From an optimization exercise on the open Yosys and OpenROAD flow, aimed at small area; shortcuts taken in it are not production practice. Function was checked by simulation only, so behaviour that the tests miss may differ from the original. Not every run is shown, and edits may drop behaviour that the tests do not exercise.

File: config.mk
export PLATFORM = sky130hd
export DESIGN_NAME = accelerate_matrix
export DESIGN_NICKNAME = accelerate_matrix
export VERILOG_FILES = /design/flow/design.v
export SDC_FILE = /design/flow/constraint.sdc
export NUM_CORES = 4
export LEC_CHECK = 0
export ABC_AREA = 1
export CAP_MARGIN = 20
export CORE_MARGIN = 2
export CORE_UTILIZATION = 65
export CTS_BUF_LIST = sky130_fd_sc_hd__clkbuf_16
export CTS_CLUSTER_DIAMETER = 80
export CTS_CLUSTER_SIZE = 30
export GPL_TIMING_DRIVEN = 0
export PLACE_DENSITY = 0.85
export SLEW_MARGIN = 20
export SYNTH_HIERARCHICAL = 1
export SYNTH_MINIMUM_KEEP_SIZE = 0
File: constraint.sdc
create_clock -name core_clock -period 10.0 [get_ports {clk}]
set_input_delay 2.0000 -clock core_clock [delete_from_list [all_inputs] [get_ports {clk}]]
set_output_delay 2.0000 -clock core_clock [all_outputs]
set_load 0.01 [all_outputs]
File: design.v
`timescale 1ns/10ps
module accelerate_matrix (
    input clk,
    input rst,
    input [31:0]wmatrix,
    input [31:0]xmatrix,
    input [31:0]bias,
    output reg [15:0]out1,
    output reg [15:0]out2,
    output reg [15:0]out3,
    output reg [15:0]out4
);
    reg [3:0] p;
    always @(posedge clk or posedge rst) begin
        if (rst)
            p <= 4'd0;
        else
            p <= (p == 4'd12) ? 4'd0 : p + 4'd1;
    end
    wire ld_w = (p >= 4'd1) && (p <= 4'd4);            
    wire ld_b = (p == 4'd1);                           
    wire ld_p = (p == 4'd1) || (p == 4'd2);            
    wire ld_q = (p == 4'd3) || (p == 4'd4);            
    wire mv   = (p >= 4'd7) && (p <= 4'd10);           
    reg [31:0] r0, r1, r2, r3;
    always @(posedge clk) begin
        r0 <= r1;
        r1 <= r2;
        r2 <= r3;
        r3 <= ld_w ? wmatrix : r0;
    end
    reg [7:0] s0, s1, s2, s3;
    always @(posedge clk) begin
        if (ld_b) begin
            s0 <= bias[31:24];
            s1 <= bias[23:16];
            s2 <= bias[15:8];
            s3 <= bias[7:0];
        end else begin
            s0 <= s1;
            s1 <= s2;
            s2 <= s3;
            s3 <= s0;
        end
    end
    reg [31:0] xp0, xp1, xq0, xq1;
    reg [14:0] e0, e1, e2, o0, o1, o2;
    always @(posedge clk) begin
        xp0[29:0] <= mv ? {o2, e2} : xp1[29:0];
        xp0[31:30] <= xp1[31:30];
        xp1 <= ld_p ? xmatrix : xp0;
        xq0 <= xq1;
        xq1 <= ld_q ? xmatrix : xq0;
    end
    reg hi;
    always @(posedge clk)
        hi <= (p >= 4'd7) && (p <= 4'd10);
    wire [31:0] xa = hi ? xq1 : xp1;
    wire [31:0] xb = hi ? xq0 : xp0;
    wire [15:0] sa, sb;
    dot_unit ua (.w(r1), .x(xa), .b(s2), .sn(sa));
    dot_unit ub (.w(r1), .x(xb), .b(s2), .sn(sb));
    wire ev = ~p[0];
    wire na_e = ~(ev & sa[15]);
    wire nb_e = ~(~ev & sb[15]);
    wire na_o = ~(~ev & sa[15]);
    wire nb_o = ~(ev & sb[15]);
    wire [14:0] e_d = ~(({15{na_e}} | sa[14:0]) & ({15{nb_e}} | sb[14:0]));
    wire [14:0] o_d = ~(({15{na_o}} | sa[14:0]) & ({15{nb_o}} | sb[14:0]));
    always @(posedge clk) begin
        e0 <= e_d; e1 <= e0; e2 <= e1;
        o0 <= o_d; o1 <= o0; o2 <= o1;
    end
    always @(*) begin
        out1 = {1'b0, xp1[14:0]};
        out2 = {1'b0, xp1[29:15]};
        out3 = {1'b0, e0};
        out4 = {1'b0, o0};
    end
endmodule
module dot_unit (
    input  [31:0] w,
    input  [31:0] x,
    input  [7:0]  b,
    output [15:0] sn
);
  wire t1 = ~(w[0] & x[0]);
  wire t2 = ~(w[0] & x[1]);
  wire t3 = ~(w[0] & x[2]);
  wire t4 = ~(w[0] & x[3]);
  wire t5 = ~(w[0] & x[4]);
  wire t6 = ~(w[0] & x[5]);
  wire t7 = ~(w[0] & x[6]);
  wire t8 = ~(w[0] & x[7]);
  wire t9 = ~(w[1] & x[0]);
  wire t10 = ~(w[1] & x[1]);
  wire t11 = ~(w[1] & x[2]);
  wire t12 = ~(w[1] & x[3]);
  wire t13 = ~(w[1] & x[4]);
  wire t14 = ~(w[1] & x[5]);
  wire t15 = ~(w[1] & x[6]);
  wire t16 = ~(w[1] & x[7]);
  wire t17 = ~(w[2] & x[0]);
  wire t18 = ~(w[2] & x[1]);
  wire t19 = ~(w[2] & x[2]);
  wire t20 = ~(w[2] & x[3]);
  wire t21 = ~(w[2] & x[4]);
  wire t22 = ~(w[2] & x[5]);
  wire t23 = ~(w[2] & x[6]);
  wire t24 = ~(w[2] & x[7]);
  wire t25 = ~(w[3] & x[0]);
  wire t26 = ~(w[3] & x[1]);
  wire t27 = ~(w[3] & x[2]);
  wire t28 = ~(w[3] & x[3]);
  wire t29 = ~(w[3] & x[4]);
  wire t30 = ~(w[3] & x[5]);
  wire t31 = ~(w[3] & x[6]);
  wire t32 = ~(w[3] & x[7]);
  wire t33 = ~(w[4] & x[0]);
  wire t34 = ~(w[4] & x[1]);
  wire t35 = ~(w[4] & x[2]);
  wire t36 = ~(w[4] & x[3]);
  wire t37 = ~(w[4] & x[4]);
  wire t38 = ~(w[4] & x[5]);
  wire t39 = ~(w[4] & x[6]);
  wire t40 = ~(w[4] & x[7]);
  wire t41 = ~(w[5] & x[0]);
  wire t42 = ~(w[5] & x[1]);
  wire t43 = ~(w[5] & x[2]);
  wire t44 = ~(w[5] & x[3]);
  wire t45 = ~(w[5] & x[4]);
  wire t46 = ~(w[5] & x[5]);
  wire t47 = ~(w[5] & x[6]);
  wire t48 = ~(w[5] & x[7]);
  wire t49 = ~(w[6] & x[0]);
  wire t50 = ~(w[6] & x[1]);
  wire t51 = ~(w[6] & x[2]);
  wire t52 = ~(w[6] & x[3]);
  wire t53 = ~(w[6] & x[4]);
  wire t54 = ~(w[6] & x[5]);
  wire t55 = ~(w[6] & x[6]);
  wire t56 = ~(w[6] & x[7]);
  wire t57 = ~(w[7] & x[0]);
  wire t58 = ~(w[7] & x[1]);
  wire t59 = ~(w[7] & x[2]);
  wire t60 = ~(w[7] & x[3]);
  wire t61 = ~(w[7] & x[4]);
  wire t62 = ~(w[7] & x[5]);
  wire t63 = ~(w[7] & x[6]);
  wire t64 = ~(w[7] & x[7]);
  wire t65 = ~(w[8] & x[8]);
  wire t66 = ~(w[8] & x[9]);
  wire t67 = ~(w[8] & x[10]);
  wire t68 = ~(w[8] & x[11]);
  wire t69 = ~(w[8] & x[12]);
  wire t70 = ~(w[8] & x[13]);
  wire t71 = ~(w[8] & x[14]);
  wire t72 = ~(w[8] & x[15]);
  wire t73 = ~(w[9] & x[8]);
  wire t74 = ~(w[9] & x[9]);
  wire t75 = ~(w[9] & x[10]);
  wire t76 = ~(w[9] & x[11]);
  wire t77 = ~(w[9] & x[12]);
  wire t78 = ~(w[9] & x[13]);
  wire t79 = ~(w[9] & x[14]);
  wire t80 = ~(w[9] & x[15]);
  wire t81 = ~(w[10] & x[8]);
  wire t82 = ~(w[10] & x[9]);
  wire t83 = ~(w[10] & x[10]);
  wire t84 = ~(w[10] & x[11]);
  wire t85 = ~(w[10] & x[12]);
  wire t86 = ~(w[10] & x[13]);
  wire t87 = ~(w[10] & x[14]);
  wire t88 = ~(w[10] & x[15]);
  wire t89 = ~(w[11] & x[8]);
  wire t90 = ~(w[11] & x[9]);
  wire t91 = ~(w[11] & x[10]);
  wire t92 = ~(w[11] & x[11]);
  wire t93 = ~(w[11] & x[12]);
  wire t94 = ~(w[11] & x[13]);
  wire t95 = ~(w[11] & x[14]);
  wire t96 = ~(w[11] & x[15]);
  wire t97 = ~(w[12] & x[8]);
  wire t98 = ~(w[12] & x[9]);
  wire t99 = ~(w[12] & x[10]);
  wire t100 = ~(w[12] & x[11]);
  wire t101 = ~(w[12] & x[12]);
  wire t102 = ~(w[12] & x[13]);
  wire t103 = ~(w[12] & x[14]);
  wire t104 = ~(w[12] & x[15]);
  wire t105 = ~(w[13] & x[8]);
  wire t106 = ~(w[13] & x[9]);
  wire t107 = ~(w[13] & x[10]);
  wire t108 = ~(w[13] & x[11]);
  wire t109 = ~(w[13] & x[12]);
  wire t110 = ~(w[13] & x[13]);
  wire t111 = ~(w[13] & x[14]);
  wire t112 = ~(w[13] & x[15]);
  wire t113 = ~(w[14] & x[8]);
  wire t114 = ~(w[14] & x[9]);
  wire t115 = ~(w[14] & x[10]);
  wire t116 = ~(w[14] & x[11]);
  wire t117 = ~(w[14] & x[12]);
  wire t118 = ~(w[14] & x[13]);
  wire t119 = ~(w[14] & x[14]);
  wire t120 = ~(w[14] & x[15]);
  wire t121 = ~(w[15] & x[8]);
  wire t122 = ~(w[15] & x[9]);
  wire t123 = ~(w[15] & x[10]);
  wire t124 = ~(w[15] & x[11]);
  wire t125 = ~(w[15] & x[12]);
  wire t126 = ~(w[15] & x[13]);
  wire t127 = ~(w[15] & x[14]);
  wire t128 = ~(w[15] & x[15]);
  wire t129 = ~(w[16] & x[16]);
  wire t130 = ~(w[16] & x[17]);
  wire t131 = ~(w[16] & x[18]);
  wire t132 = ~(w[16] & x[19]);
  wire t133 = ~(w[16] & x[20]);
  wire t134 = ~(w[16] & x[21]);
  wire t135 = ~(w[16] & x[22]);
  wire t136 = ~(w[16] & x[23]);
  wire t137 = ~(w[17] & x[16]);
  wire t138 = ~(w[17] & x[17]);
  wire t139 = ~(w[17] & x[18]);
  wire t140 = ~(w[17] & x[19]);
  wire t141 = ~(w[17] & x[20]);
  wire t142 = ~(w[17] & x[21]);
  wire t143 = ~(w[17] & x[22]);
  wire t144 = ~(w[17] & x[23]);
  wire t145 = ~(w[18] & x[16]);
  wire t146 = ~(w[18] & x[17]);
  wire t147 = ~(w[18] & x[18]);
  wire t148 = ~(w[18] & x[19]);
  wire t149 = ~(w[18] & x[20]);
  wire t150 = ~(w[18] & x[21]);
  wire t151 = ~(w[18] & x[22]);
  wire t152 = ~(w[18] & x[23]);
  wire t153 = ~(w[19] & x[16]);
  wire t154 = ~(w[19] & x[17]);
  wire t155 = ~(w[19] & x[18]);
  wire t156 = ~(w[19] & x[19]);
  wire t157 = ~(w[19] & x[20]);
  wire t158 = ~(w[19] & x[21]);
  wire t159 = ~(w[19] & x[22]);
  wire t160 = ~(w[19] & x[23]);
  wire t161 = ~(w[20] & x[16]);
  wire t162 = ~(w[20] & x[17]);
  wire t163 = ~(w[20] & x[18]);
  wire t164 = ~(w[20] & x[19]);
  wire t165 = ~(w[20] & x[20]);
  wire t166 = ~(w[20] & x[21]);
  wire t167 = ~(w[20] & x[22]);
  wire t168 = ~(w[20] & x[23]);
  wire t169 = ~(w[21] & x[16]);
  wire t170 = ~(w[21] & x[17]);
  wire t171 = ~(w[21] & x[18]);
  wire t172 = ~(w[21] & x[19]);
  wire t173 = ~(w[21] & x[20]);
  wire t174 = ~(w[21] & x[21]);
  wire t175 = ~(w[21] & x[22]);
  wire t176 = ~(w[21] & x[23]);
  wire t177 = ~(w[22] & x[16]);
  wire t178 = ~(w[22] & x[17]);
  wire t179 = ~(w[22] & x[18]);
  wire t180 = ~(w[22] & x[19]);
  wire t181 = ~(w[22] & x[20]);
  wire t182 = ~(w[22] & x[21]);
  wire t183 = ~(w[22] & x[22]);
  wire t184 = ~(w[22] & x[23]);
  wire t185 = ~(w[23] & x[16]);
  wire t186 = ~(w[23] & x[17]);
  wire t187 = ~(w[23] & x[18]);
  wire t188 = ~(w[23] & x[19]);
  wire t189 = ~(w[23] & x[20]);
  wire t190 = ~(w[23] & x[21]);
  wire t191 = ~(w[23] & x[22]);
  wire t192 = ~(w[23] & x[23]);
  wire t193 = ~(w[24] & x[24]);
  wire t194 = ~(w[24] & x[25]);
  wire t195 = ~(w[24] & x[26]);
  wire t196 = ~(w[24] & x[27]);
  wire t197 = ~(w[24] & x[28]);
  wire t198 = ~(w[24] & x[29]);
  wire t199 = ~(w[24] & x[30]);
  wire t200 = ~(w[24] & x[31]);
  wire t201 = ~(w[25] & x[24]);
  wire t202 = ~(w[25] & x[25]);
  wire t203 = ~(w[25] & x[26]);
  wire t204 = ~(w[25] & x[27]);
  wire t205 = ~(w[25] & x[28]);
  wire t206 = ~(w[25] & x[29]);
  wire t207 = ~(w[25] & x[30]);
  wire t208 = ~(w[25] & x[31]);
  wire t209 = ~(w[26] & x[24]);
  wire t210 = ~(w[26] & x[25]);
  wire t211 = ~(w[26] & x[26]);
  wire t212 = ~(w[26] & x[27]);
  wire t213 = ~(w[26] & x[28]);
  wire t214 = ~(w[26] & x[29]);
  wire t215 = ~(w[26] & x[30]);
  wire t216 = ~(w[26] & x[31]);
  wire t217 = ~(w[27] & x[24]);
  wire t218 = ~(w[27] & x[25]);
  wire t219 = ~(w[27] & x[26]);
  wire t220 = ~(w[27] & x[27]);
  wire t221 = ~(w[27] & x[28]);
  wire t222 = ~(w[27] & x[29]);
  wire t223 = ~(w[27] & x[30]);
  wire t224 = ~(w[27] & x[31]);
  wire t225 = ~(w[28] & x[24]);
  wire t226 = ~(w[28] & x[25]);
  wire t227 = ~(w[28] & x[26]);
  wire t228 = ~(w[28] & x[27]);
  wire t229 = ~(w[28] & x[28]);
  wire t230 = ~(w[28] & x[29]);
  wire t231 = ~(w[28] & x[30]);
  wire t232 = ~(w[28] & x[31]);
  wire t233 = ~(w[29] & x[24]);
  wire t234 = ~(w[29] & x[25]);
  wire t235 = ~(w[29] & x[26]);
  wire t236 = ~(w[29] & x[27]);
  wire t237 = ~(w[29] & x[28]);
  wire t238 = ~(w[29] & x[29]);
  wire t239 = ~(w[29] & x[30]);
  wire t240 = ~(w[29] & x[31]);
  wire t241 = ~(w[30] & x[24]);
  wire t242 = ~(w[30] & x[25]);
  wire t243 = ~(w[30] & x[26]);
  wire t244 = ~(w[30] & x[27]);
  wire t245 = ~(w[30] & x[28]);
  wire t246 = ~(w[30] & x[29]);
  wire t247 = ~(w[30] & x[30]);
  wire t248 = ~(w[30] & x[31]);
  wire t249 = ~(w[31] & x[24]);
  wire t250 = ~(w[31] & x[25]);
  wire t251 = ~(w[31] & x[26]);
  wire t252 = ~(w[31] & x[27]);
  wire t253 = ~(w[31] & x[28]);
  wire t254 = ~(w[31] & x[29]);
  wire t255 = ~(w[31] & x[30]);
  wire t256 = ~(w[31] & x[31]);
  wire t257 = ~b[0];
  wire t258 = ~b[1];
  wire t259 = ~b[2];
  wire t260 = ~b[3];
  wire t261 = ~b[4];
  wire t262 = ~b[5];
  wire t263 = ~b[6];
  wire t264 = ~b[7];
  wire t265, t266;
  FA u_t265 (.a(t7), .b(t14), .c(t21), .s(t265), .co(t266));
  wire t267, t268;
  FA u_t267 (.a(t8), .b(t15), .c(t22), .s(t267), .co(t268));
  wire t269, t270;
  FA u_t269 (.a(t29), .b(t36), .c(t43), .s(t269), .co(t270));
  wire t271, t272;
  FA u_t271 (.a(t50), .b(t57), .c(t72), .s(t271), .co(t272));
  wire t273, t274;
  FA u_t273 (.a(t16), .b(t23), .c(t30), .s(t273), .co(t274));
  wire t275, t276;
  FA u_t275 (.a(t37), .b(t44), .c(t51), .s(t275), .co(t276));
  wire t277, t278;
  FA u_t277 (.a(t5), .b(t12), .c(t19), .s(t277), .co(t278));
  wire t279, t280;
  FA u_t279 (.a(t6), .b(t13), .c(t20), .s(t279), .co(t280));
  wire t281, t282;
  FA u_t281 (.a(t27), .b(t34), .c(t41), .s(t281), .co(t282));
  wire t283, t284;
  FA u_t283 (.a(t70), .b(t77), .c(t84), .s(t283), .co(t284));
  wire t285, t286;
  FA u_t285 (.a(t91), .b(t98), .c(t105), .s(t285), .co(t286));
  wire t287, t288;
  FA u_t287 (.a(t28), .b(t35), .c(t42), .s(t287), .co(t288));
  wire t289, t290;
  FA u_t289 (.a(t49), .b(t71), .c(t78), .s(t289), .co(t290));
  wire t291, t292;
  FA u_t291 (.a(t85), .b(t92), .c(t99), .s(t291), .co(t292));
  wire t293, t294;
  FA u_t293 (.a(t106), .b(t113), .c(t135), .s(t293), .co(t294));
  wire t295, t296;
  FA u_t295 (.a(t142), .b(t149), .c(t156), .s(t295), .co(t296));
  wire t297, t298;
  FA u_t297 (.a(t163), .b(t170), .c(t177), .s(t297), .co(t298));
  wire t299, t300;
  FA u_t299 (.a(t79), .b(t86), .c(t93), .s(t299), .co(t300));
  wire t301, t302;
  FA u_t301 (.a(t100), .b(t107), .c(t114), .s(t301), .co(t302));
  wire t303, t304;
  FA u_t303 (.a(t121), .b(t136), .c(t143), .s(t303), .co(t304));
  wire t305, t306;
  FA u_t305 (.a(t150), .b(t157), .c(t164), .s(t305), .co(t306));
  wire t307, t308;
  FA u_t307 (.a(t171), .b(t178), .c(t185), .s(t307), .co(t308));
  wire t309, t310;
  FA u_t309 (.a(t200), .b(t207), .c(t214), .s(t309), .co(t310));
  wire t311, t312;
  FA u_t311 (.a(t221), .b(t228), .c(t235), .s(t311), .co(t312));
  wire t313, t314;
  FA u_t313 (.a(t242), .b(t249), .c(t264), .s(t313), .co(t314));
  wire t315, t316;
  FA u_t315 (.a(t58), .b(t80), .c(t87), .s(t315), .co(t316));
  wire t317, t318;
  FA u_t317 (.a(t94), .b(t101), .c(t108), .s(t317), .co(t318));
  wire t319, t320;
  FA u_t319 (.a(t115), .b(t122), .c(t144), .s(t319), .co(t320));
  wire t321, t322;
  FA u_t321 (.a(t151), .b(t158), .c(t165), .s(t321), .co(t322));
  wire t323, t324;
  FA u_t323 (.a(t172), .b(t179), .c(t186), .s(t323), .co(t324));
  wire t325, t326;
  FA u_t325 (.a(t208), .b(t215), .c(t222), .s(t325), .co(t326));
  wire t327, t328;
  FA u_t327 (.a(t229), .b(t236), .c(t243), .s(t327), .co(t328));
  wire t329, t330;
  FA u_t329 (.a(t250), .b(t268), .c(t270), .s(t329), .co(t330));
  wire t331, t332;
  FA u_t331 (.a(t24), .b(t31), .c(t38), .s(t331), .co(t332));
  wire t333, t334;
  FA u_t333 (.a(t45), .b(t52), .c(t59), .s(t333), .co(t334));
  wire t335, t336;
  FA u_t335 (.a(t88), .b(t95), .c(t102), .s(t335), .co(t336));
  wire t337, t338;
  FA u_t337 (.a(t109), .b(t116), .c(t123), .s(t337), .co(t338));
  wire t339, t340;
  FA u_t339 (.a(t152), .b(t159), .c(t166), .s(t339), .co(t340));
  wire t341, t342;
  FA u_t341 (.a(t173), .b(t180), .c(t187), .s(t341), .co(t342));
  wire t343, t344;
  FA u_t343 (.a(t216), .b(t223), .c(t230), .s(t343), .co(t344));
  wire t345, t346;
  FA u_t345 (.a(t237), .b(t244), .c(t251), .s(t345), .co(t346));
  wire t347, t348;
  FA u_t347 (.a(t32), .b(t39), .c(t46), .s(t347), .co(t348));
  wire t349, t350;
  FA u_t349 (.a(t53), .b(t60), .c(t96), .s(t349), .co(t350));
  wire t351, t352;
  FA u_t351 (.a(t103), .b(t110), .c(t117), .s(t351), .co(t352));
  wire t353, t354;
  FA u_t353 (.a(t124), .b(t160), .c(t167), .s(t353), .co(t354));
  wire t355, t356;
  FA u_t355 (.a(t174), .b(t181), .c(t188), .s(t355), .co(t356));
  wire t357, t358;
  FA u_t357 (.a(t40), .b(t47), .c(t54), .s(t357), .co(t358));
  wire t359, t360;
  FA u_t359 (.a(t4), .b(t11), .c(t18), .s(t359), .co(t360));
  wire t361, t362;
  FA u_t361 (.a(t25), .b(t68), .c(t75), .s(t361), .co(t362));
  wire t363, t364;
  FA u_t363 (.a(t26), .b(t33), .c(t69), .s(t363), .co(t364));
  wire t365, t366;
  FA u_t365 (.a(t76), .b(t83), .c(t90), .s(t365), .co(t366));
  wire t367, t368;
  FA u_t367 (.a(t97), .b(t133), .c(t140), .s(t367), .co(t368));
  wire t369, t370;
  FA u_t369 (.a(t147), .b(t154), .c(t161), .s(t369), .co(t370));
  wire t371, t372;
  FA u_t371 (.a(t134), .b(t141), .c(t148), .s(t371), .co(t372));
  wire t373, t374;
  FA u_t373 (.a(t155), .b(t162), .c(t169), .s(t373), .co(t374));
  wire t375, t376;
  FA u_t375 (.a(t198), .b(t205), .c(t212), .s(t375), .co(t376));
  wire t377, t378;
  FA u_t377 (.a(t219), .b(t226), .c(t233), .s(t377), .co(t378));
  wire t379, t380;
  FA u_t379 (.a(t262), .b(t278), .c(t279), .s(t379), .co(t380));
  wire t381, t382;
  FA u_t381 (.a(t199), .b(t206), .c(t213), .s(t381), .co(t382));
  wire t383, t384;
  FA u_t383 (.a(t220), .b(t227), .c(t234), .s(t383), .co(t384));
  wire t385, t386;
  FA u_t385 (.a(t241), .b(t263), .c(t265), .s(t385), .co(t386));
  wire t387, t388;
  FA u_t387 (.a(t280), .b(t282), .c(t284), .s(t387), .co(t388));
  wire t389, t390;
  FA u_t389 (.a(t286), .b(t287), .c(t289), .s(t389), .co(t390));
  wire t391, t392;
  FA u_t391 (.a(t291), .b(t293), .c(t295), .s(t391), .co(t392));
  wire t393, t394;
  FA u_t393 (.a(t266), .b(t267), .c(t269), .s(t393), .co(t394));
  wire t395, t396;
  FA u_t395 (.a(t271), .b(t288), .c(t290), .s(t395), .co(t396));
  wire t397, t398;
  FA u_t397 (.a(t292), .b(t294), .c(t296), .s(t397), .co(t398));
  wire t399, t400;
  FA u_t399 (.a(t298), .b(t299), .c(t301), .s(t399), .co(t400));
  wire t401, t402;
  FA u_t401 (.a(t303), .b(t305), .c(t307), .s(t401), .co(t402));
  wire t403, t404;
  FA u_t403 (.a(t309), .b(t311), .c(t313), .s(t403), .co(t404));
  wire t405, t406;
  FA u_t405 (.a(t272), .b(t273), .c(t275), .s(t405), .co(t406));
  wire t407, t408;
  FA u_t407 (.a(t300), .b(t302), .c(t304), .s(t407), .co(t408));
  wire t409, t410;
  FA u_t409 (.a(t306), .b(t308), .c(t310), .s(t409), .co(t410));
  wire t411, t412;
  FA u_t411 (.a(t312), .b(t314), .c(t315), .s(t411), .co(t412));
  wire t413, t414;
  FA u_t413 (.a(t317), .b(t319), .c(t321), .s(t413), .co(t414));
  wire t415, t416;
  FA u_t415 (.a(t323), .b(t325), .c(t327), .s(t415), .co(t416));
  wire t417, t418;
  FA u_t417 (.a(t274), .b(t276), .c(t316), .s(t417), .co(t418));
  wire t419, t420;
  FA u_t419 (.a(t318), .b(t320), .c(t322), .s(t419), .co(t420));
  wire t421, t422;
  FA u_t421 (.a(t324), .b(t326), .c(t328), .s(t421), .co(t422));
  wire t423, t424;
  FA u_t423 (.a(t330), .b(t331), .c(t333), .s(t423), .co(t424));
  wire t425, t426;
  FA u_t425 (.a(t335), .b(t337), .c(t339), .s(t425), .co(t426));
  wire t427, t428;
  FA u_t427 (.a(t341), .b(t343), .c(t345), .s(t427), .co(t428));
  wire t429, t430;
  FA u_t429 (.a(t224), .b(t231), .c(t238), .s(t429), .co(t430));
  wire t431, t432;
  FA u_t431 (.a(t245), .b(t252), .c(t332), .s(t431), .co(t432));
  wire t433, t434;
  FA u_t433 (.a(t334), .b(t336), .c(t338), .s(t433), .co(t434));
  wire t435, t436;
  FA u_t435 (.a(t340), .b(t342), .c(t344), .s(t435), .co(t436));
  wire t437, t438;
  FA u_t437 (.a(t346), .b(t347), .c(t349), .s(t437), .co(t438));
  wire t439, t440;
  FA u_t439 (.a(t351), .b(t353), .c(t355), .s(t439), .co(t440));
  wire t441, t442;
  FA u_t441 (.a(t61), .b(t104), .c(t111), .s(t441), .co(t442));
  wire t443, t444;
  FA u_t443 (.a(t118), .b(t125), .c(t168), .s(t443), .co(t444));
  wire t445, t446;
  FA u_t445 (.a(t175), .b(t182), .c(t189), .s(t445), .co(t446));
  wire t447, t448;
  FA u_t447 (.a(t232), .b(t239), .c(t246), .s(t447), .co(t448));
  wire t449, t450;
  FA u_t449 (.a(t253), .b(t348), .c(t350), .s(t449), .co(t450));
  wire t451, t452;
  FA u_t451 (.a(t352), .b(t354), .c(t356), .s(t451), .co(t452));
  wire t453, t454;
  FA u_t453 (.a(t48), .b(t55), .c(t62), .s(t453), .co(t454));
  wire t455, t456;
  FA u_t455 (.a(t112), .b(t119), .c(t126), .s(t455), .co(t456));
  wire t457, t458;
  FA u_t457 (.a(t176), .b(t183), .c(t190), .s(t457), .co(t458));
  wire t459, t460;
  FA u_t459 (.a(t3), .b(t10), .c(t17), .s(t459), .co(t460));
  wire t461, t462;
  FA u_t461 (.a(t67), .b(t74), .c(t81), .s(t461), .co(t462));
  wire t463, t464;
  FA u_t463 (.a(t82), .b(t89), .c(t132), .s(t463), .co(t464));
  wire t465, t466;
  FA u_t465 (.a(t139), .b(t146), .c(t153), .s(t465), .co(t466));
  wire t467, t468;
  FA u_t467 (.a(t196), .b(t203), .c(t210), .s(t467), .co(t468));
  wire t469, t470;
  FA u_t469 (.a(t197), .b(t204), .c(t211), .s(t469), .co(t470));
  wire t471, t472;
  FA u_t471 (.a(t218), .b(t225), .c(t261), .s(t471), .co(t472));
  wire t473, t474;
  FA u_t473 (.a(t277), .b(t360), .c(t362), .s(t473), .co(t474));
  wire t475, t476;
  FA u_t475 (.a(t363), .b(t365), .c(t367), .s(t475), .co(t476));
  wire t477, t478;
  FA u_t477 (.a(t281), .b(t283), .c(t285), .s(t477), .co(t478));
  wire t479, t480;
  FA u_t479 (.a(t364), .b(t366), .c(t368), .s(t479), .co(t480));
  wire t481, t482;
  FA u_t481 (.a(t370), .b(t371), .c(t373), .s(t481), .co(t482));
  wire t483, t484;
  FA u_t483 (.a(t375), .b(t377), .c(t379), .s(t483), .co(t484));
  wire t485, t486;
  FA u_t485 (.a(t297), .b(t372), .c(t374), .s(t485), .co(t486));
  wire t487, t488;
  FA u_t487 (.a(t376), .b(t378), .c(t380), .s(t487), .co(t488));
  wire t489, t490;
  FA u_t489 (.a(t381), .b(t383), .c(t385), .s(t489), .co(t490));
  wire t491, t492;
  FA u_t491 (.a(t387), .b(t389), .c(t391), .s(t491), .co(t492));
  wire t493, t494;
  FA u_t493 (.a(t382), .b(t384), .c(t386), .s(t493), .co(t494));
  wire t495, t496;
  FA u_t495 (.a(t388), .b(t390), .c(t392), .s(t495), .co(t496));
  wire t497, t498;
  FA u_t497 (.a(t393), .b(t395), .c(t397), .s(t497), .co(t498));
  wire t499, t500;
  FA u_t499 (.a(t399), .b(t401), .c(t403), .s(t499), .co(t500));
  wire t501, t502;
  FA u_t501 (.a(t329), .b(t394), .c(t396), .s(t501), .co(t502));
  wire t503, t504;
  FA u_t503 (.a(t398), .b(t400), .c(t402), .s(t503), .co(t504));
  wire t505, t506;
  FA u_t505 (.a(t404), .b(t405), .c(t407), .s(t505), .co(t506));
  wire t507, t508;
  FA u_t507 (.a(t409), .b(t411), .c(t413), .s(t507), .co(t508));
  wire t509, t510;
  FA u_t509 (.a(t406), .b(t408), .c(t410), .s(t509), .co(t510));
  wire t511, t512;
  FA u_t511 (.a(t412), .b(t414), .c(t416), .s(t511), .co(t512));
  wire t513, t514;
  FA u_t513 (.a(t417), .b(t419), .c(t421), .s(t513), .co(t514));
  wire t515, t516;
  FA u_t515 (.a(t423), .b(t425), .c(t427), .s(t515), .co(t516));
  wire t517, t518;
  FA u_t517 (.a(t418), .b(t420), .c(t422), .s(t517), .co(t518));
  wire t519, t520;
  FA u_t519 (.a(t424), .b(t426), .c(t428), .s(t519), .co(t520));
  wire t521, t522;
  FA u_t521 (.a(t429), .b(t431), .c(t433), .s(t521), .co(t522));
  wire t523, t524;
  FA u_t523 (.a(t435), .b(t437), .c(t439), .s(t523), .co(t524));
  wire t525, t526;
  FA u_t525 (.a(t357), .b(t430), .c(t432), .s(t525), .co(t526));
  wire t527, t528;
  FA u_t527 (.a(t434), .b(t436), .c(t438), .s(t527), .co(t528));
  wire t529, t530;
  FA u_t529 (.a(t440), .b(t441), .c(t443), .s(t529), .co(t530));
  wire t531, t532;
  FA u_t531 (.a(t445), .b(t447), .c(t449), .s(t531), .co(t532));
  wire t533, t534;
  FA u_t533 (.a(t240), .b(t247), .c(t254), .s(t533), .co(t534));
  wire t535, t536;
  FA u_t535 (.a(t358), .b(t442), .c(t444), .s(t535), .co(t536));
  wire t537, t538;
  FA u_t537 (.a(t446), .b(t448), .c(t450), .s(t537), .co(t538));
  wire t539, t540;
  FA u_t539 (.a(t452), .b(t453), .c(t455), .s(t539), .co(t540));
  wire t541, t542;
  FA u_t541 (.a(t56), .b(t63), .c(t120), .s(t541), .co(t542));
  wire t543, t544;
  FA u_t543 (.a(t127), .b(t184), .c(t191), .s(t543), .co(t544));
  wire t545, t546;
  FA u_t545 (.a(t248), .b(t255), .c(t454), .s(t545), .co(t546));
  wire t547, t548;
  FA u_t547 (.a(t2), .b(t9), .c(t66), .s(t547), .co(t548));
  wire t549, t550;
  FA u_t549 (.a(t73), .b(t130), .c(t137), .s(t549), .co(t550));
  wire t551, t552;
  FA u_t551 (.a(t131), .b(t138), .c(t145), .s(t551), .co(t552));
  wire t553, t554;
  FA u_t553 (.a(t195), .b(t202), .c(t209), .s(t553), .co(t554));
  wire t555, t556;
  FA u_t555 (.a(t259), .b(t459), .c(t461), .s(t555), .co(t556));
  wire t557, t558;
  FA u_t557 (.a(t217), .b(t260), .c(t359), .s(t557), .co(t558));
  wire t559, t560;
  FA u_t559 (.a(t361), .b(t460), .c(t462), .s(t559), .co(t560));
  wire t561, t562;
  FA u_t561 (.a(t463), .b(t465), .c(t467), .s(t561), .co(t562));
  wire t563, t564;
  FA u_t563 (.a(t369), .b(t464), .c(t466), .s(t563), .co(t564));
  wire t565, t566;
  FA u_t565 (.a(t468), .b(t469), .c(t471), .s(t565), .co(t566));
  wire t567, t568;
  FA u_t567 (.a(t473), .b(t475), .c(1'b1), .s(t567), .co(t568));
  wire t569, t570;
  FA u_t569 (.a(t470), .b(t472), .c(t474), .s(t569), .co(t570));
  wire t571, t572;
  FA u_t571 (.a(t476), .b(t477), .c(t479), .s(t571), .co(t572));
  wire t573, t574;
  FA u_t573 (.a(t481), .b(t483), .c(1'b1), .s(t573), .co(t574));
  wire t575, t576;
  FA u_t575 (.a(t478), .b(t480), .c(t482), .s(t575), .co(t576));
  wire t577, t578;
  FA u_t577 (.a(t484), .b(t485), .c(t487), .s(t577), .co(t578));
  wire t579, t580;
  FA u_t579 (.a(t489), .b(t491), .c(1'b1), .s(t579), .co(t580));
  wire t581, t582;
  FA u_t581 (.a(t486), .b(t488), .c(t490), .s(t581), .co(t582));
  wire t583, t584;
  FA u_t583 (.a(t492), .b(t493), .c(t495), .s(t583), .co(t584));
  wire t585, t586;
  FA u_t585 (.a(t497), .b(t499), .c(1'b1), .s(t585), .co(t586));
  wire t587, t588;
  FA u_t587 (.a(t415), .b(t494), .c(t496), .s(t587), .co(t588));
  wire t589, t590;
  FA u_t589 (.a(t498), .b(t500), .c(t501), .s(t589), .co(t590));
  wire t591, t592;
  FA u_t591 (.a(t503), .b(t505), .c(t507), .s(t591), .co(t592));
  wire t593, t594;
  FA u_t593 (.a(t502), .b(t504), .c(t506), .s(t593), .co(t594));
  wire t595, t596;
  FA u_t595 (.a(t508), .b(t509), .c(t511), .s(t595), .co(t596));
  wire t597, t598;
  FA u_t597 (.a(t513), .b(t515), .c(1'b1), .s(t597), .co(t598));
  wire t599, t600;
  FA u_t599 (.a(t510), .b(t512), .c(t514), .s(t599), .co(t600));
  wire t601, t602;
  FA u_t601 (.a(t516), .b(t517), .c(t519), .s(t601), .co(t602));
  wire t603, t604;
  FA u_t603 (.a(t521), .b(t523), .c(1'b1), .s(t603), .co(t604));
  wire t605, t606;
  FA u_t605 (.a(t451), .b(t518), .c(t520), .s(t605), .co(t606));
  wire t607, t608;
  FA u_t607 (.a(t522), .b(t524), .c(t525), .s(t607), .co(t608));
  wire t609, t610;
  FA u_t609 (.a(t527), .b(t529), .c(t531), .s(t609), .co(t610));
  wire t611, t612;
  FA u_t611 (.a(t457), .b(t526), .c(t528), .s(t611), .co(t612));
  wire t613, t614;
  FA u_t613 (.a(t530), .b(t532), .c(t533), .s(t613), .co(t614));
  wire t615, t616;
  FA u_t615 (.a(t535), .b(t537), .c(t539), .s(t615), .co(t616));
  wire t617, t618;
  FA u_t617 (.a(t456), .b(t458), .c(t534), .s(t617), .co(t618));
  wire t619, t620;
  FA u_t619 (.a(t536), .b(t538), .c(t540), .s(t619), .co(t620));
  wire t621, t622;
  FA u_t621 (.a(t541), .b(t543), .c(t545), .s(t621), .co(t622));
  wire t623, t624;
  FA u_t623 (.a(t64), .b(t128), .c(t192), .s(t623), .co(t624));
  wire t625, t626;
  FA u_t625 (.a(t256), .b(t542), .c(t544), .s(t625), .co(t626));
  wire t627, t628;
  FA u_t627 (.a(t1), .b(t65), .c(t129), .s(t627), .co(t628));
  wire t629, t630;
  FA u_t629 (.a(t194), .b(t201), .c(t258), .s(t629), .co(t630));
  wire t631, t632;
  FA u_t631 (.a(t548), .b(t550), .c(t551), .s(t631), .co(t632));
  wire t633, t634;
  FA u_t633 (.a(t552), .b(t554), .c(t556), .s(t633), .co(t634));
  wire t635, t636;
  FA u_t635 (.a(t557), .b(t559), .c(t561), .s(t635), .co(t636));
  wire t637, t638;
  FA u_t637 (.a(t558), .b(t560), .c(t562), .s(t637), .co(t638));
  wire t639, t640;
  FA u_t639 (.a(t563), .b(t565), .c(t567), .s(t639), .co(t640));
  wire t641, t642;
  FA u_t641 (.a(t564), .b(t566), .c(t568), .s(t641), .co(t642));
  wire t643, t644;
  FA u_t643 (.a(t569), .b(t571), .c(t573), .s(t643), .co(t644));
  wire t645, t646;
  FA u_t645 (.a(t570), .b(t572), .c(t574), .s(t645), .co(t646));
  wire t647, t648;
  FA u_t647 (.a(t575), .b(t577), .c(t579), .s(t647), .co(t648));
  wire t649, t650;
  FA u_t649 (.a(t576), .b(t578), .c(t580), .s(t649), .co(t650));
  wire t651, t652;
  FA u_t651 (.a(t581), .b(t583), .c(t585), .s(t651), .co(t652));
  wire t653, t654;
  FA u_t653 (.a(t582), .b(t584), .c(t586), .s(t653), .co(t654));
  wire t655, t656;
  FA u_t655 (.a(t587), .b(t589), .c(t591), .s(t655), .co(t656));
  wire t657, t658;
  FA u_t657 (.a(t588), .b(t590), .c(t592), .s(t657), .co(t658));
  wire t659, t660;
  FA u_t659 (.a(t593), .b(t595), .c(t597), .s(t659), .co(t660));
  wire t661, t662;
  FA u_t661 (.a(t594), .b(t596), .c(t598), .s(t661), .co(t662));
  wire t663, t664;
  FA u_t663 (.a(t599), .b(t601), .c(t603), .s(t663), .co(t664));
  wire t665, t666;
  FA u_t665 (.a(t600), .b(t602), .c(t604), .s(t665), .co(t666));
  wire t667, t668;
  FA u_t667 (.a(t605), .b(t607), .c(t609), .s(t667), .co(t668));
  wire t669, t670;
  FA u_t669 (.a(t606), .b(t608), .c(t610), .s(t669), .co(t670));
  wire t671, t672;
  FA u_t671 (.a(t611), .b(t613), .c(t615), .s(t671), .co(t672));
  wire t673, t674;
  FA u_t673 (.a(t612), .b(t614), .c(t616), .s(t673), .co(t674));
  wire t675, t676;
  FA u_t675 (.a(t617), .b(t619), .c(t621), .s(t675), .co(t676));
  wire t677, t678;
  FA u_t677 (.a(t546), .b(t618), .c(t620), .s(t677), .co(t678));
  wire t679, t680;
  FA u_t679 (.a(t622), .b(t623), .c(t625), .s(t679), .co(t680));
  wire t681, t682;
  FA u_t681 (.a(t547), .b(t549), .c(t628), .s(t681), .co(t682));
  wire t683, t684;
  FA u_t683 (.a(t553), .b(t555), .c(t630), .s(t683), .co(t684));
  wire t685, t686;
  FA u_t685 (.a(t632), .b(t633), .c(t635), .s(t685), .co(t686));
  wire t687, t688;
  FA u_t687 (.a(t634), .b(t636), .c(t637), .s(t687), .co(t688));
  wire t689, t690;
  FA u_t689 (.a(t638), .b(t640), .c(t641), .s(t689), .co(t690));
  wire t691, t692;
  FA u_t691 (.a(t642), .b(t644), .c(t645), .s(t691), .co(t692));
  wire t693, t694;
  FA u_t693 (.a(t646), .b(t648), .c(t649), .s(t693), .co(t694));
  wire t695, t696;
  FA u_t695 (.a(t650), .b(t652), .c(t653), .s(t695), .co(t696));
  wire t697, t698;
  FA u_t697 (.a(t654), .b(t656), .c(t657), .s(t697), .co(t698));
  wire t699, t700;
  FA u_t699 (.a(t658), .b(t660), .c(t661), .s(t699), .co(t700));
  wire t701, t702;
  FA u_t701 (.a(t662), .b(t664), .c(t665), .s(t701), .co(t702));
  wire t703, t704;
  FA u_t703 (.a(t666), .b(t668), .c(t669), .s(t703), .co(t704));
  wire t705, t706;
  FA u_t705 (.a(t670), .b(t672), .c(t673), .s(t705), .co(t706));
  wire t707, t708;
  FA u_t707 (.a(t674), .b(t676), .c(t677), .s(t707), .co(t708));
  wire t709, t710;
  FA u_t709 (.a(t624), .b(t626), .c(t678), .s(t709), .co(t710));
  wire t711, t712;
  FA u_t711 (.a(t193), .b(t257), .c(t627), .s(t711), .co(t712));
  wire t713, t714;
  FA u_t713 (.a(t629), .b(t681), .c(1'b1), .s(t713), .co(t714));
  wire t715, t716;
  FA u_t715 (.a(t631), .b(t682), .c(t683), .s(t715), .co(t716));
  wire t717, t718;
  FA u_t717 (.a(t684), .b(t685), .c(1'b1), .s(t717), .co(t718));
  wire t719, t720;
  FA u_t719 (.a(t639), .b(t686), .c(t687), .s(t719), .co(t720));
  wire t721, t722;
  FA u_t721 (.a(t643), .b(t688), .c(t689), .s(t721), .co(t722));
  wire t723, t724;
  FA u_t723 (.a(t647), .b(t690), .c(t691), .s(t723), .co(t724));
  wire t725, t726;
  FA u_t725 (.a(t651), .b(t692), .c(t693), .s(t725), .co(t726));
  wire t727, t728;
  FA u_t727 (.a(t655), .b(t694), .c(t695), .s(t727), .co(t728));
  wire t729, t730;
  FA u_t729 (.a(t659), .b(t696), .c(t697), .s(t729), .co(t730));
  wire t731, t732;
  FA u_t731 (.a(t663), .b(t698), .c(t699), .s(t731), .co(t732));
  wire t733, t734;
  FA u_t733 (.a(t667), .b(t700), .c(t701), .s(t733), .co(t734));
  wire t735, t736;
  FA u_t735 (.a(t671), .b(t702), .c(t703), .s(t735), .co(t736));
  wire t737, t738;
  FA u_t737 (.a(t675), .b(t704), .c(t705), .s(t737), .co(t738));
  wire t739, t740;
  FA u_t739 (.a(t679), .b(t706), .c(t707), .s(t739), .co(t740));
  wire t741, t742;
  FA u_t741 (.a(t680), .b(t708), .c(t709), .s(t741), .co(t742));
  wire t743, t744;
  FA u_t743 (.a(t712), .b(t713), .c(1'b1), .s(t743), .co(t744));
  wire t745, t746;
  FA u_t745 (.a(t714), .b(t715), .c(t744), .s(t745), .co(t746));
  wire t747, t748;
  FA u_t747 (.a(t716), .b(t717), .c(t746), .s(t747), .co(t748));
  wire t749, t750;
  FA u_t749 (.a(t718), .b(t719), .c(t748), .s(t749), .co(t750));
  wire t751, t752;
  FA u_t751 (.a(t720), .b(t721), .c(t750), .s(t751), .co(t752));
  wire t753, t754;
  FA u_t753 (.a(t722), .b(t723), .c(t752), .s(t753), .co(t754));
  wire t755, t756;
  FA u_t755 (.a(t724), .b(t725), .c(t754), .s(t755), .co(t756));
  wire t757, t758;
  FA u_t757 (.a(t726), .b(t727), .c(t756), .s(t757), .co(t758));
  wire t759, t760;
  FA u_t759 (.a(t728), .b(t729), .c(t758), .s(t759), .co(t760));
  wire t761, t762;
  FA u_t761 (.a(t730), .b(t731), .c(t760), .s(t761), .co(t762));
  wire t763, t764;
  FA u_t763 (.a(t732), .b(t733), .c(t762), .s(t763), .co(t764));
  wire t765, t766;
  FA u_t765 (.a(t734), .b(t735), .c(t764), .s(t765), .co(t766));
  wire t767, t768;
  FA u_t767 (.a(t736), .b(t737), .c(t766), .s(t767), .co(t768));
  wire t769, t770;
  FA u_t769 (.a(t738), .b(t739), .c(t768), .s(t769), .co(t770));
  wire t771 = t740 ^ t741 ^ t770;
  assign sn[0] = t711;
  assign sn[1] = t743;
  assign sn[2] = t745;
  assign sn[3] = t747;
  assign sn[4] = t749;
  assign sn[5] = t751;
  assign sn[6] = t753;
  assign sn[7] = t755;
  assign sn[8] = t757;
  assign sn[9] = t759;
  assign sn[10] = t761;
  assign sn[11] = t763;
  assign sn[12] = t765;
  assign sn[13] = t767;
  assign sn[14] = t769;
  assign sn[15] = t771;
endmodule
module FA (input a, input b, input c, output s, output co);
  assign s  = a ^ b ^ c;
  assign co = (a & b) | (a & c) | (b & c);
endmodule
File: flow/run.sh
#!/bin/bash
# The standard layout (standard.sh: the ORFS flow and synthesis, unchanged),
# with changes that only affect buffering and sizing:
#  - the port buffers are the smallest buffer cell instead of clkdlybuf4s50_1
#    (every port still gets its own buffer);
#  - the buffers Yosys/ABC put in are removed at floorplan, as the
#    timing-driven placement would otherwise do;
#  - clock tree synthesis gets the same settings as config.mk gives it, and
#    inserts no dummy loads.
set -euo pipefail
export BUFFER_PORTS_ARGS="-buffer_cell sky130_fd_sc_hd__buf_1"
export REMOVE_ABC_BUFFERS=1
export CTS_ARGS="-sink_clustering_enable -repair_clock_nets -sink_clustering_size 30 -sink_clustering_max_diameter 80 -buf_list sky130_fd_sc_hd__clkbuf_16 -dont_use_dummy_load"
bash standard.sh finish > standard_flow.log 2>&1
File: standard.sh
#!/bin/bash
# synth_recipe.tcl (not shown) runs the flow's synth.tcl, then flattens the netlist and writes it again
# the make line also repeats each setting of config.mk as NAME=value (left out here)
make -C /OpenROAD-flow-scripts/flow DESIGN_CONFIG=/design/flow/config.mk WORK_HOME=/design/flow/orfs CLKGATE_MAP_FILE= SYNTH_SCRIPT=/design/flow/synth_recipe.tcl "${@:-finish}"
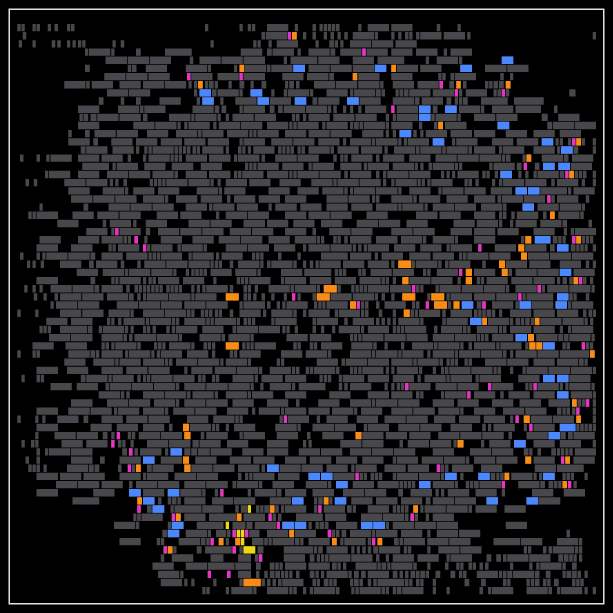
(run_1/logic_types.png)
Scale: 3 px per um.
legend:
  orange:
    family: aoi and oai cells
    cells: 66
    where: all over the die
  blue:
    family: mux cells
    cells: 64
    where: all over the die
  yellow:
    family: nor cells
    cells: 6
    where: bottom center
  magenta:
    family: inv cells
    cells: 62
    where: all over the die

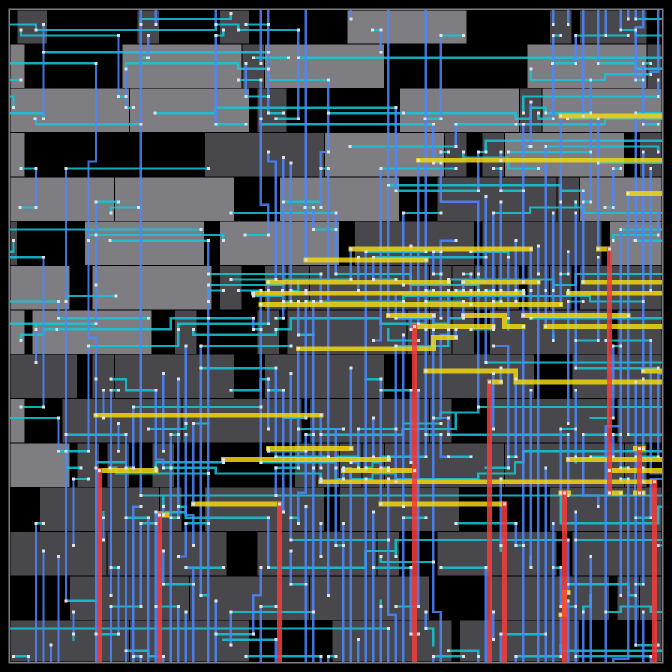
(run_1/detail.png)
Window x 29 to 69, y 128 to 168 um. Cells in gray, sequential cells in the stronger gray; small squares are vias.
legend:
  yellow:
    layer: metal 3
  blue:
    layer: metal 2
  red:
    layer: metal 4
  cyan:
    layer: metal 1
netlist names of flops here include: r0 (6), r1 (4), r2 (4)
cells with their middle in the window: 92
sequential cells in the window: 18
most frequent: nand2_1 (35), fa_1 (35), dfxtp_1 (18)

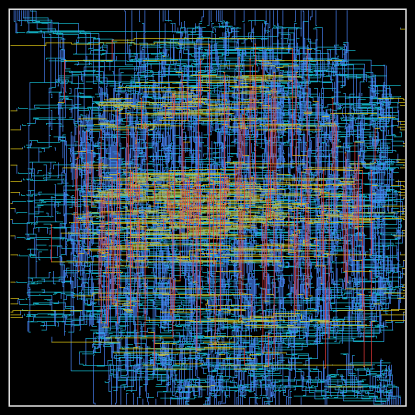
(run_1/wires.png)
Scale: 2 px per um.
legend:
  blue:
    layer: metal 2
    wire_length: 29.2 mm
  yellow:
    layer: metal 3
    wire_length: 7240 um
  red:
    layer: metal 4
    wire_length: 4930 um
  cyan:
    layer: metal 1
    wire_length: 21.6 mm

==> flow_metrics.py, run 1 <==
metrics = {
    "status": {
        "status": "complete, but fails checks",
        "failed_checks": "negative setup slack",
    },
    "finish": {
        "multi_input_area_um2": 15250,
        "inverters_excl_clock": 62,
        "multi_input_area_share": 0.6116,
        "diodes": 0,
        "clkCellAreaFrac": 0.01706,
        "mostFrequentLayoutCell": "nand2_1",
        "nNetsFinal": 2859,
        "layout_common_cells": "812 x nand2_1, 506 x fa_1, 378 x dfxtp_1",
        "top_area_cell_class": "multi-input gates",
        "fin_cells": 2716,
        "seqCellArea_um2": 7691,
        "clockBufferCount": 17,
        "final_area_um2": 24940,
        "bufAreaShareNonClock": 0.03015,
    },
    "clocking": {
        "h-tree-depth": 1,
        "cts.repair.resized": 4,
        "max-clock-path-buffers": 3,
        "cts_buffers": 17,
        "cts_setup_buffers": 0,
    },
    "hold_path": {
        "min_from": "e1[9]",
    },
    "floorplan": {
        "rows": 70,
        "start_util": 0.6625,
        "tap-cell-count": 468,
        "chipHeight_um": 197.6,
        "ios": 162,
    },
    "yosys": {
        "synth_compound_area_frac": 0.01566,
        "synth_mux_area_frac": 0.02957,
        "netlist_instances": 2297,
        "synth_top_area_frac": 0.4156,
        "synthArstFlopShare": 0.01044,
        "synth_area_leaders": "fa_1 42%, dfxtp_1 31%, nand2_1 13%, buf_2 3.2%, mux2_2 3.0%",
        "ys.flop_type": "dfxtp_1",
        "ys_seq_area_frac": 0.3154,
        "synth_edf_count": 0,
        "synth-adder-area-share": 0.4182,
        "ys_warn_count": 7,
        "synth_most_common_cell": "nand2_1",
        "syn_area_um2": 24370,
    },
    "global_route": {
        "global_route.usage.met1": 0.4121,
        "overflow": 0,
        "gr-usage-met3": 0.08861,
        "first_global_vias": 17906,
        "grt_use_met2": 0.5326,
        "grt_max_degree": 49,
        "grt_busiest_layer": "met2",
    },
    "sta": {
        "rsz0062_at_grt": "yes",
        "period_share": 1.001,
        "worst_hold_slack_ps": 313.2,
        "worst_slack_ps": -11.87,
        "finalSetupTns_ps": -22.74,
        "finalSetupViolCount": 2,
        "worst_pin_slew_ps": 1048,
        "finClkSkew_ps": 25.11,
        "max_freq_ghz": 0.09988,
    },
    "routing": {
        "final_antenna_net_count": 0,
        "wl_per_cell_um": 23.19,
        "top_layer": "met4",
        "routed_wl_um": 62990,
        "firstDrtPassIters": 8,
        "drt-initial-drc-count": 1787,
        "drcViolationCount": 0,
        "via_per_inst": 6.075,
    },
    "setup_path": {
        "rr_startpoint": "hi",
        "crit_family": "adder cells",
        "crit_end": "e0[10]",
        "critPathLaunch": "hi",
        "r2r_end": "e0[10]",
        "critPathBufInv": 2,
        "critPathMaxFanout": 48,
        "crit_top_cell": "fa_1",
        "cpPeakStageDelay_ps": 650,
        "required_ps": 10390,
        "worstSetupStartpointType": "register",
        "reg2regPathDepth": 25,
        "reg2reg_slack_ps": -10,
    },
    "placement": {
        "numPortBuffers": 157,
        "dpl.hpwl_um": 47810,
        "dp.cells": 2699,
    },
    "job": {
        "drv_cap": 0,
    },
}
==> run 2, diff against run 1 <==
--- a/config.mk
+++ b/config.mk
@@ -15,3 +15,3 @@
 export GPL_TIMING_DRIVEN = 0
-export PLACE_DENSITY = 0.85
+export PLACE_DENSITY = 0.8
 export SLEW_MARGIN = 20
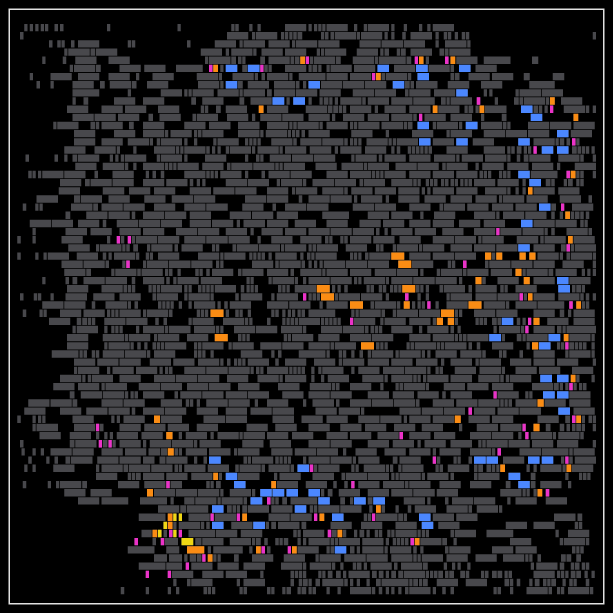
(run_2/logic_types.png)
Scale: 3 px per um.
legend:
  orange:
    family: aoi and oai cells
    cells: 66
    where: all over the die
  magenta:
    family: inv cells
    cells: 62
    where: all over the die
  yellow:
    family: nor cells
    cells: 6
    where: lower left
  blue:
    family: mux cells
    cells: 64
final non-filler cell total: 2716
most common cell after layout, fill and taps aside: nand2_1

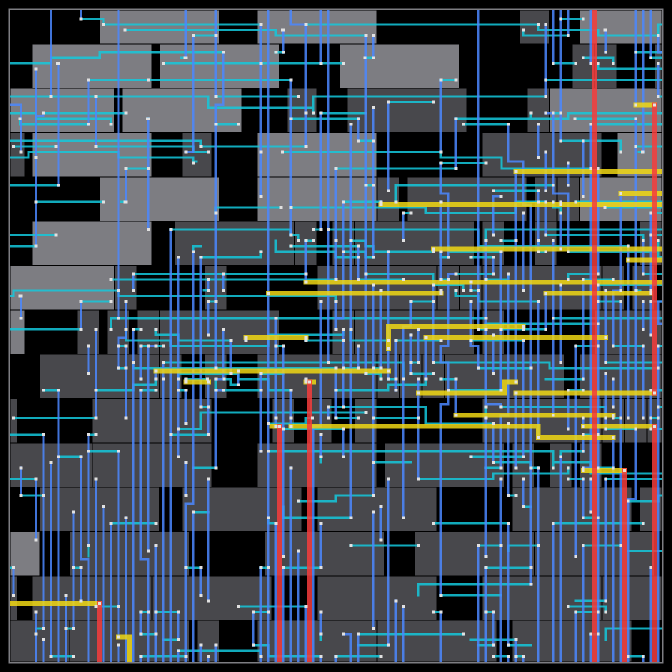
(run_2/detail.png)
Window x 29 to 69, y 128 to 168 um. Cells in gray, sequential cells in the stronger gray; small squares are vias.
legend:
  yellow:
    layer: metal 3
  cyan:
    layer: metal 1
  red:
    layer: metal 4
  blue:
    layer: metal 2
sequential cells in the window: 16
cells with their middle in the window: 93
most frequent: nand2_1 (38), fa_1 (36), dfxtp_1 (16)
netlist names of flops here include: r1 (5), r0 (4), r2 (4)

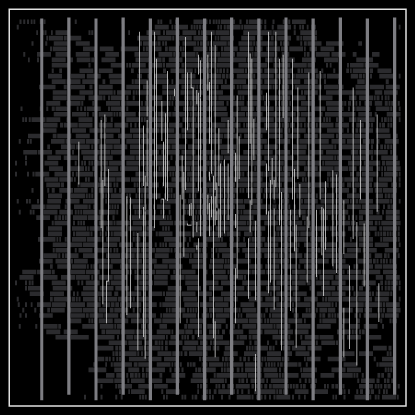
(run_2/layer_met4.png)
Scale: 2 px per um. Supply wires on this layer in gray.
longest straight run: 97.9 um
nets with wire on the layer: 90
wire length on this layer: 4240 um
main direction: vertical
share of all routed wire: 6.8%

==> run 2 against run 1 <==
  * Now clean on timing, DRC and antenna
  * Final area stayed put
  * Clock-buffer cell count stayed put
  * Area after synthesis stayed put
  * Non-clock buffer count stayed put
  * Synthesized cell count stayed put
  * Via count is 1.2% lower
  * Hold slack worse by 2.1 ps
  * Sequential cell count stayed put
  * Fmax is 2.5% higher
  * Clock skew is 2.9 ps higher
  * Critical path type unchanged
==> flow_metrics.py, run 2 <==
metrics = {
    "routing": {
        "final_antenna_net_count": 0,
        "drt-initial-drc-count": 1976,
        "drcViolationCount": 0,
        "top_layer": "met4",
        "firstDrtPassIters": 13,
        "via_per_inst": 6.004,
        "wl_per_cell_um": 22.89,
        "routed_wl_um": 62160,
    },
    "yosys": {
        "ys_warn_count": 7,
        "synth_area_leaders": "fa_1 42%, dfxtp_1 31%, nand2_1 13%, buf_2 3.2%, mux2_2 3.0%",
        "ys_ff_latch": 383,
        "yosys.area.top_type": "fa_1",
        "synth_compound_area_frac": 0.01566,
        "synth_edf_count": 0,
        "syn_area_um2": 24370,
        "synth-adder-area-share": 0.4182,
        "ys_seq_area_frac": 0.3154,
        "synthArstFlopShare": 0.01044,
        "synth_most_common_cell": "nand2_1",
        "ys.flop_type": "dfxtp_1",
        "netlist_instances": 2297,
        "synth_top_area_frac": 0.4156,
    },
    "finish": {
        "seqCellArea_um2": 7691,
        "final_area_um2": 24940,
        "clockBufferCount": 17,
        "layout_common_cells": "812 x nand2_1, 506 x fa_1, 378 x dfxtp_1",
        "clkCellAreaFrac": 0.01706,
        "seq_cell_count": 383,
        "diodes": 0,
        "multi_input_area_um2": 15270,
        "inverters_excl_clock": 62,
        "utilization": 0.6780,
        "multi_input_area_share": 0.6122,
        "top_area_cell_class": "multi-input gates",
        "bufAreaShareNonClock": 0.02950,
        "nNetsFinal": 2859,
    },
    "clocking": {
        "cts_buffers": 17,
        "cts.repair.resized": 10,
        "h-tree-depth": 1,
        "cts_setup_buffers": 0,
        "max-clock-path-buffers": 3,
    },
    "global_route": {
        "overflow": 0,
        "grt_max_degree": 45,
        "grt_use_met2": 0.5364,
        "gr-usage-met3": 0.08639,
        "grt_busiest_layer": "met2",
        "global_route.usage.met1": 0.4093,
        "first_global_vias": 17588,
    },
    "floorplan": {
        "rows": 70,
        "tap-cell-count": 468,
        "ios": 162,
        "chipHeight_um": 197.6,
        "start_util": 0.6625,
    },
    "sta": {
        "rsz0062_at_grt": "no",
        "finalSetupTns_ps": 0,
        "worst_hold_slack_ps": 311.1,
        "max_freq_ghz": 0.1024,
        "finalSetupViolCount": 0,
        "period_share": 0.9770,
        "worst_slack_ps": 230.0,
        "finClkSkew_ps": 27.97,
    },
    "setup_path": {
        "critPathLaunch": "hi",
        "crit_top_cell": "fa_1",
        "worstSetupStartpointType": "register",
        "reg2reg_slack_ps": 230,
        "r2r_end": "o0[12]",
        "reg2regPathDepth": 25,
        "critPathMaxFanout": 44,
        "critPathBufInv": 2,
        "crit_family": "adder cells",
        "required_ps": 10420,
        "cpPeakStageDelay_ps": 630,
    },
    "placement": {
        "dp.cells": 2698,
        "dpl.hpwl_um": 47110,
        "numPortBuffers": 157,
    },
    "job": {
        "drv_cap": 0,
    },
    "hold_path": {
        "min_from": "r3[26]",
    },
    "status": {
        "status": "complete, no violations",
    },
}
==> run 3, diff against run 2 <==
--- a/flow/run.sh
+++ b/flow/run.sh
@@ -12,3 +12,3 @@
 export REMOVE_ABC_BUFFERS=1
-export CTS_ARGS="-sink_clustering_enable -repair_clock_nets -sink_clustering_size 30 -sink_clustering_max_diameter 80 -buf_list sky130_fd_sc_hd__clkbuf_16 -dont_use_dummy_load"
+export CTS_ARGS="-sink_clustering_enable -repair_clock_nets -sink_clustering_size 16 -sink_clustering_max_diameter 60 -buf_list sky130_fd_sc_hd__clkbuf_8 -dont_use_dummy_load"
 bash standard.sh finish > standard_flow.log 2>&1
--- a/config.mk
+++ b/config.mk
@@ -11,5 +11,5 @@
 export CORE_UTILIZATION = 65
-export CTS_BUF_LIST = sky130_fd_sc_hd__clkbuf_16
-export CTS_CLUSTER_DIAMETER = 80
-export CTS_CLUSTER_SIZE = 30
+export CTS_BUF_LIST = sky130_fd_sc_hd__clkbuf_8
+export CTS_CLUSTER_DIAMETER = 60
+export CTS_CLUSTER_SIZE = 16
 export GPL_TIMING_DRIVEN = 0
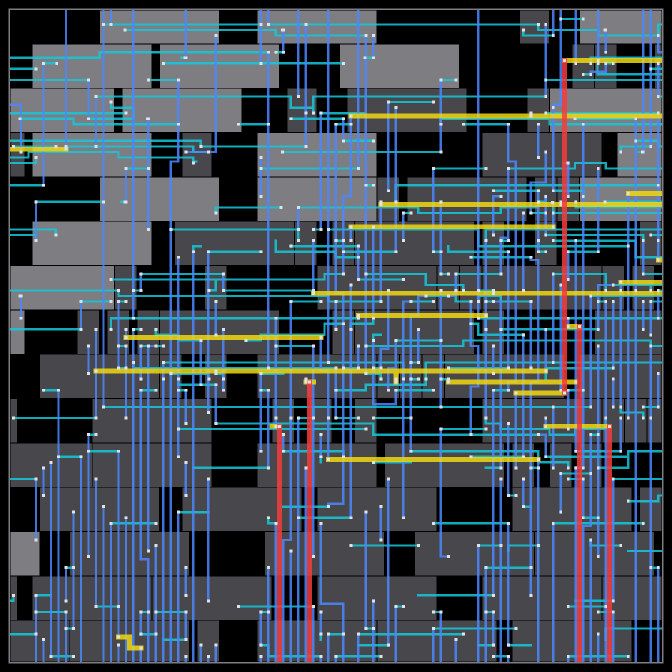
(run_3/detail.png)
Window x 29 to 69, y 128 to 168 um. Cells in gray, sequential cells in the stronger gray; small squares are vias.
legend:
  cyan:
    layer: metal 1
  yellow:
    layer: metal 3
  blue:
    layer: metal 2
  red:
    layer: metal 4
netlist names of flops here include: r1 (5), r0 (4), r2 (4)
cells with their middle in the window: 93
most frequent: nand2_1 (38), fa_1 (36), dfxtp_1 (16)
sequential cells in the window: 16

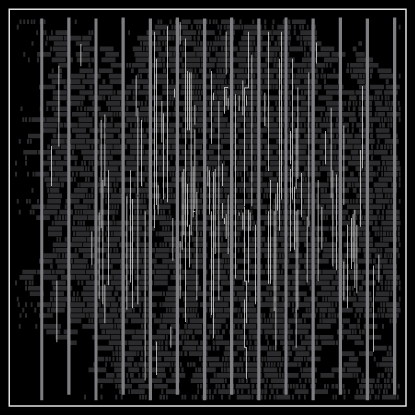
(run_3/layer_met4.png)
Scale: 2 px per um. Supply wires on this layer in gray.
longest straight run: 141 um
wire length on this layer: 4240 um
share of all routed wire: 6.9%

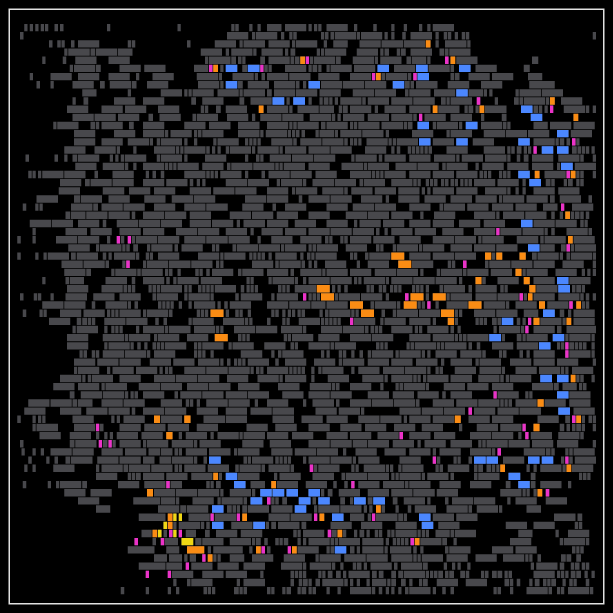
(run_3/logic_types.png)
Scale: 3 px per um.
legend:
  orange:
    family: aoi and oai cells
    cells: 66
    where: all over the die
  yellow:
    family: nor cells
    cells: 6
    where: lower left
  magenta:
    family: inv cells
    cells: 62
    where: all over the die
  blue:
    family: mux cells
    cells: 64

==> run 3 against run 2 <==
  * Register-to-register slack about the same
  * Hold slack better by 12 ps
  * Non-clock buffer count down 1
  * Critical path depth unchanged
  * First-iteration DRC count down 10%
  * Area after synthesis unchanged
==> flow_metrics.py, run 3 <==
metrics = {
    "setup_path": {
        "cpPeakStageDelay_ps": 640,
        "critPathLaunch": "hi",
        "critPathBufInv": 2,
        "worstSetupStartpointType": "register",
        "required_ps": 10490,
        "crit_top_cell": "fa_1",
        "r2r_end": "e0[12]",
        "reg2reg_slack_ps": 240,
        "reg2regPathDepth": 25,
    },
    "placement": {
        "dp.cells": 2698,
        "numPortBuffers": 157,
        "dpl.hpwl_um": 47110,
    },
    "finish": {
        "clkCellAreaFrac": 0.01601,
        "nNetsFinal": 2870,
        "layout_common_cells": "812 x nand2_1, 506 x fa_1, 378 x dfxtp_1",
        "diodes": 0,
        "mostFrequentLayoutCell": "nand2_1",
        "multi_input_area_share": 0.6135,
        "utilization": 0.6776,
        "fin_cells": 2727,
        "seqCellArea_um2": 7691,
        "seq_cell_count": 383,
        "multi_input_area_um2": 15290,
        "multi_input_cells": 1622,
        "bufAreaShareNonClock": 0.02907,
    },
    "routing": {
        "drt-initial-drc-count": 1771,
        "firstDrtPassIters": 8,
        "vias": 16260,
        "final_antenna_net_count": 0,
        "routed_wl_um": 61830,
        "via_per_inst": 5.963,
    },
    "sta": {
        "worst_hold_slack_ps": 322.8,
        "rsz0062_at_grt": "no",
        "finalSetupViolCount": 0,
        "finalSetupTns_ps": 0,
        "finClkSkew_ps": 39.25,
    },
    "status": {
        "status": "complete, no violations",
    },
    "hold_path": {
        "min_from": "r3[22]",
    },
    "yosys": {
        "synth_top_area_frac": 0.4156,
        "synth_compound_area_frac": 0.01566,
        "synthArstFlopShare": 0.01044,
        "syn_area_um2": 24370,
        "synth_edf_count": 0,
        "synth-adder-area-share": 0.4182,
        "yosys.area.top_type": "fa_1",
        "synth_mux_area_frac": 0.02957,
        "ys.flop_type": "dfxtp_1",
        "synth_most_common_cell": "nand2_1",
        "synth_area_leaders": "fa_1 42%, dfxtp_1 31%, nand2_1 13%, buf_2 3.2%, mux2_2 3.0%",
        "ys_ff_latch": 383,
        "ys_seq_area_frac": 0.3154,
        "netlist_instances": 2297,
    },
    "clocking": {
        "clkSinkCount": 383,
        "cts.repair.resized": 9,
        "cts_buffers": 29,
    },
    "global_route": {
        "grt_max_degree": 45,
        "gr-usage-met3": 0.08161,
        "grt_busiest_layer": "met2",
        "grt_use_met2": 0.5350,
        "global_route.usage.met1": 0.4131,
        "first_global_vias": 17599,
    },
    "job": {
        "drv_cap": 0,
    },
    "floorplan": {
        "chipHeight_um": 197.6,
        "start_util": 0.6625,
        "rows": 70,
        "ios": 162,
    },
}

[re-timing with driven ports]
The results above use ideal ports. As a check the final layouts listed here were re-extracted and re-timed, cells and wires unchanged. Step 1, drivers: a clkbuf_16 drives clk and a buf_2 each remaining input, both assumed. Step 2 adds t to the input delays and takes it off the output delays; t is the mean of the earliest and latest rising clock arrival at the registers after step 1. Input paths then give back, and output paths get back, about the clock's delay inside the block. Slacks: ideal / step 1 / step 2; pairs: ideal / step 1.
run | t, ns | slack for setup (ns) | clock arrival spread, ns | worst slew at a driven data input, ns | pins driven straight from the clock port
run 1 | 0.571 | -0.012 / -0.012 / -0.012 | 0.026 / 0.025 | 0.05 | 1
run 2 | 0.575 | 0.230 / 0.230 / 0.230 | 0.028 / 0.028 | 0.04 | 1
run 3 | 0.641 | 0.238 / 0.238 / 0.238 | 0.039 / 0.039 | 0.05 | 1
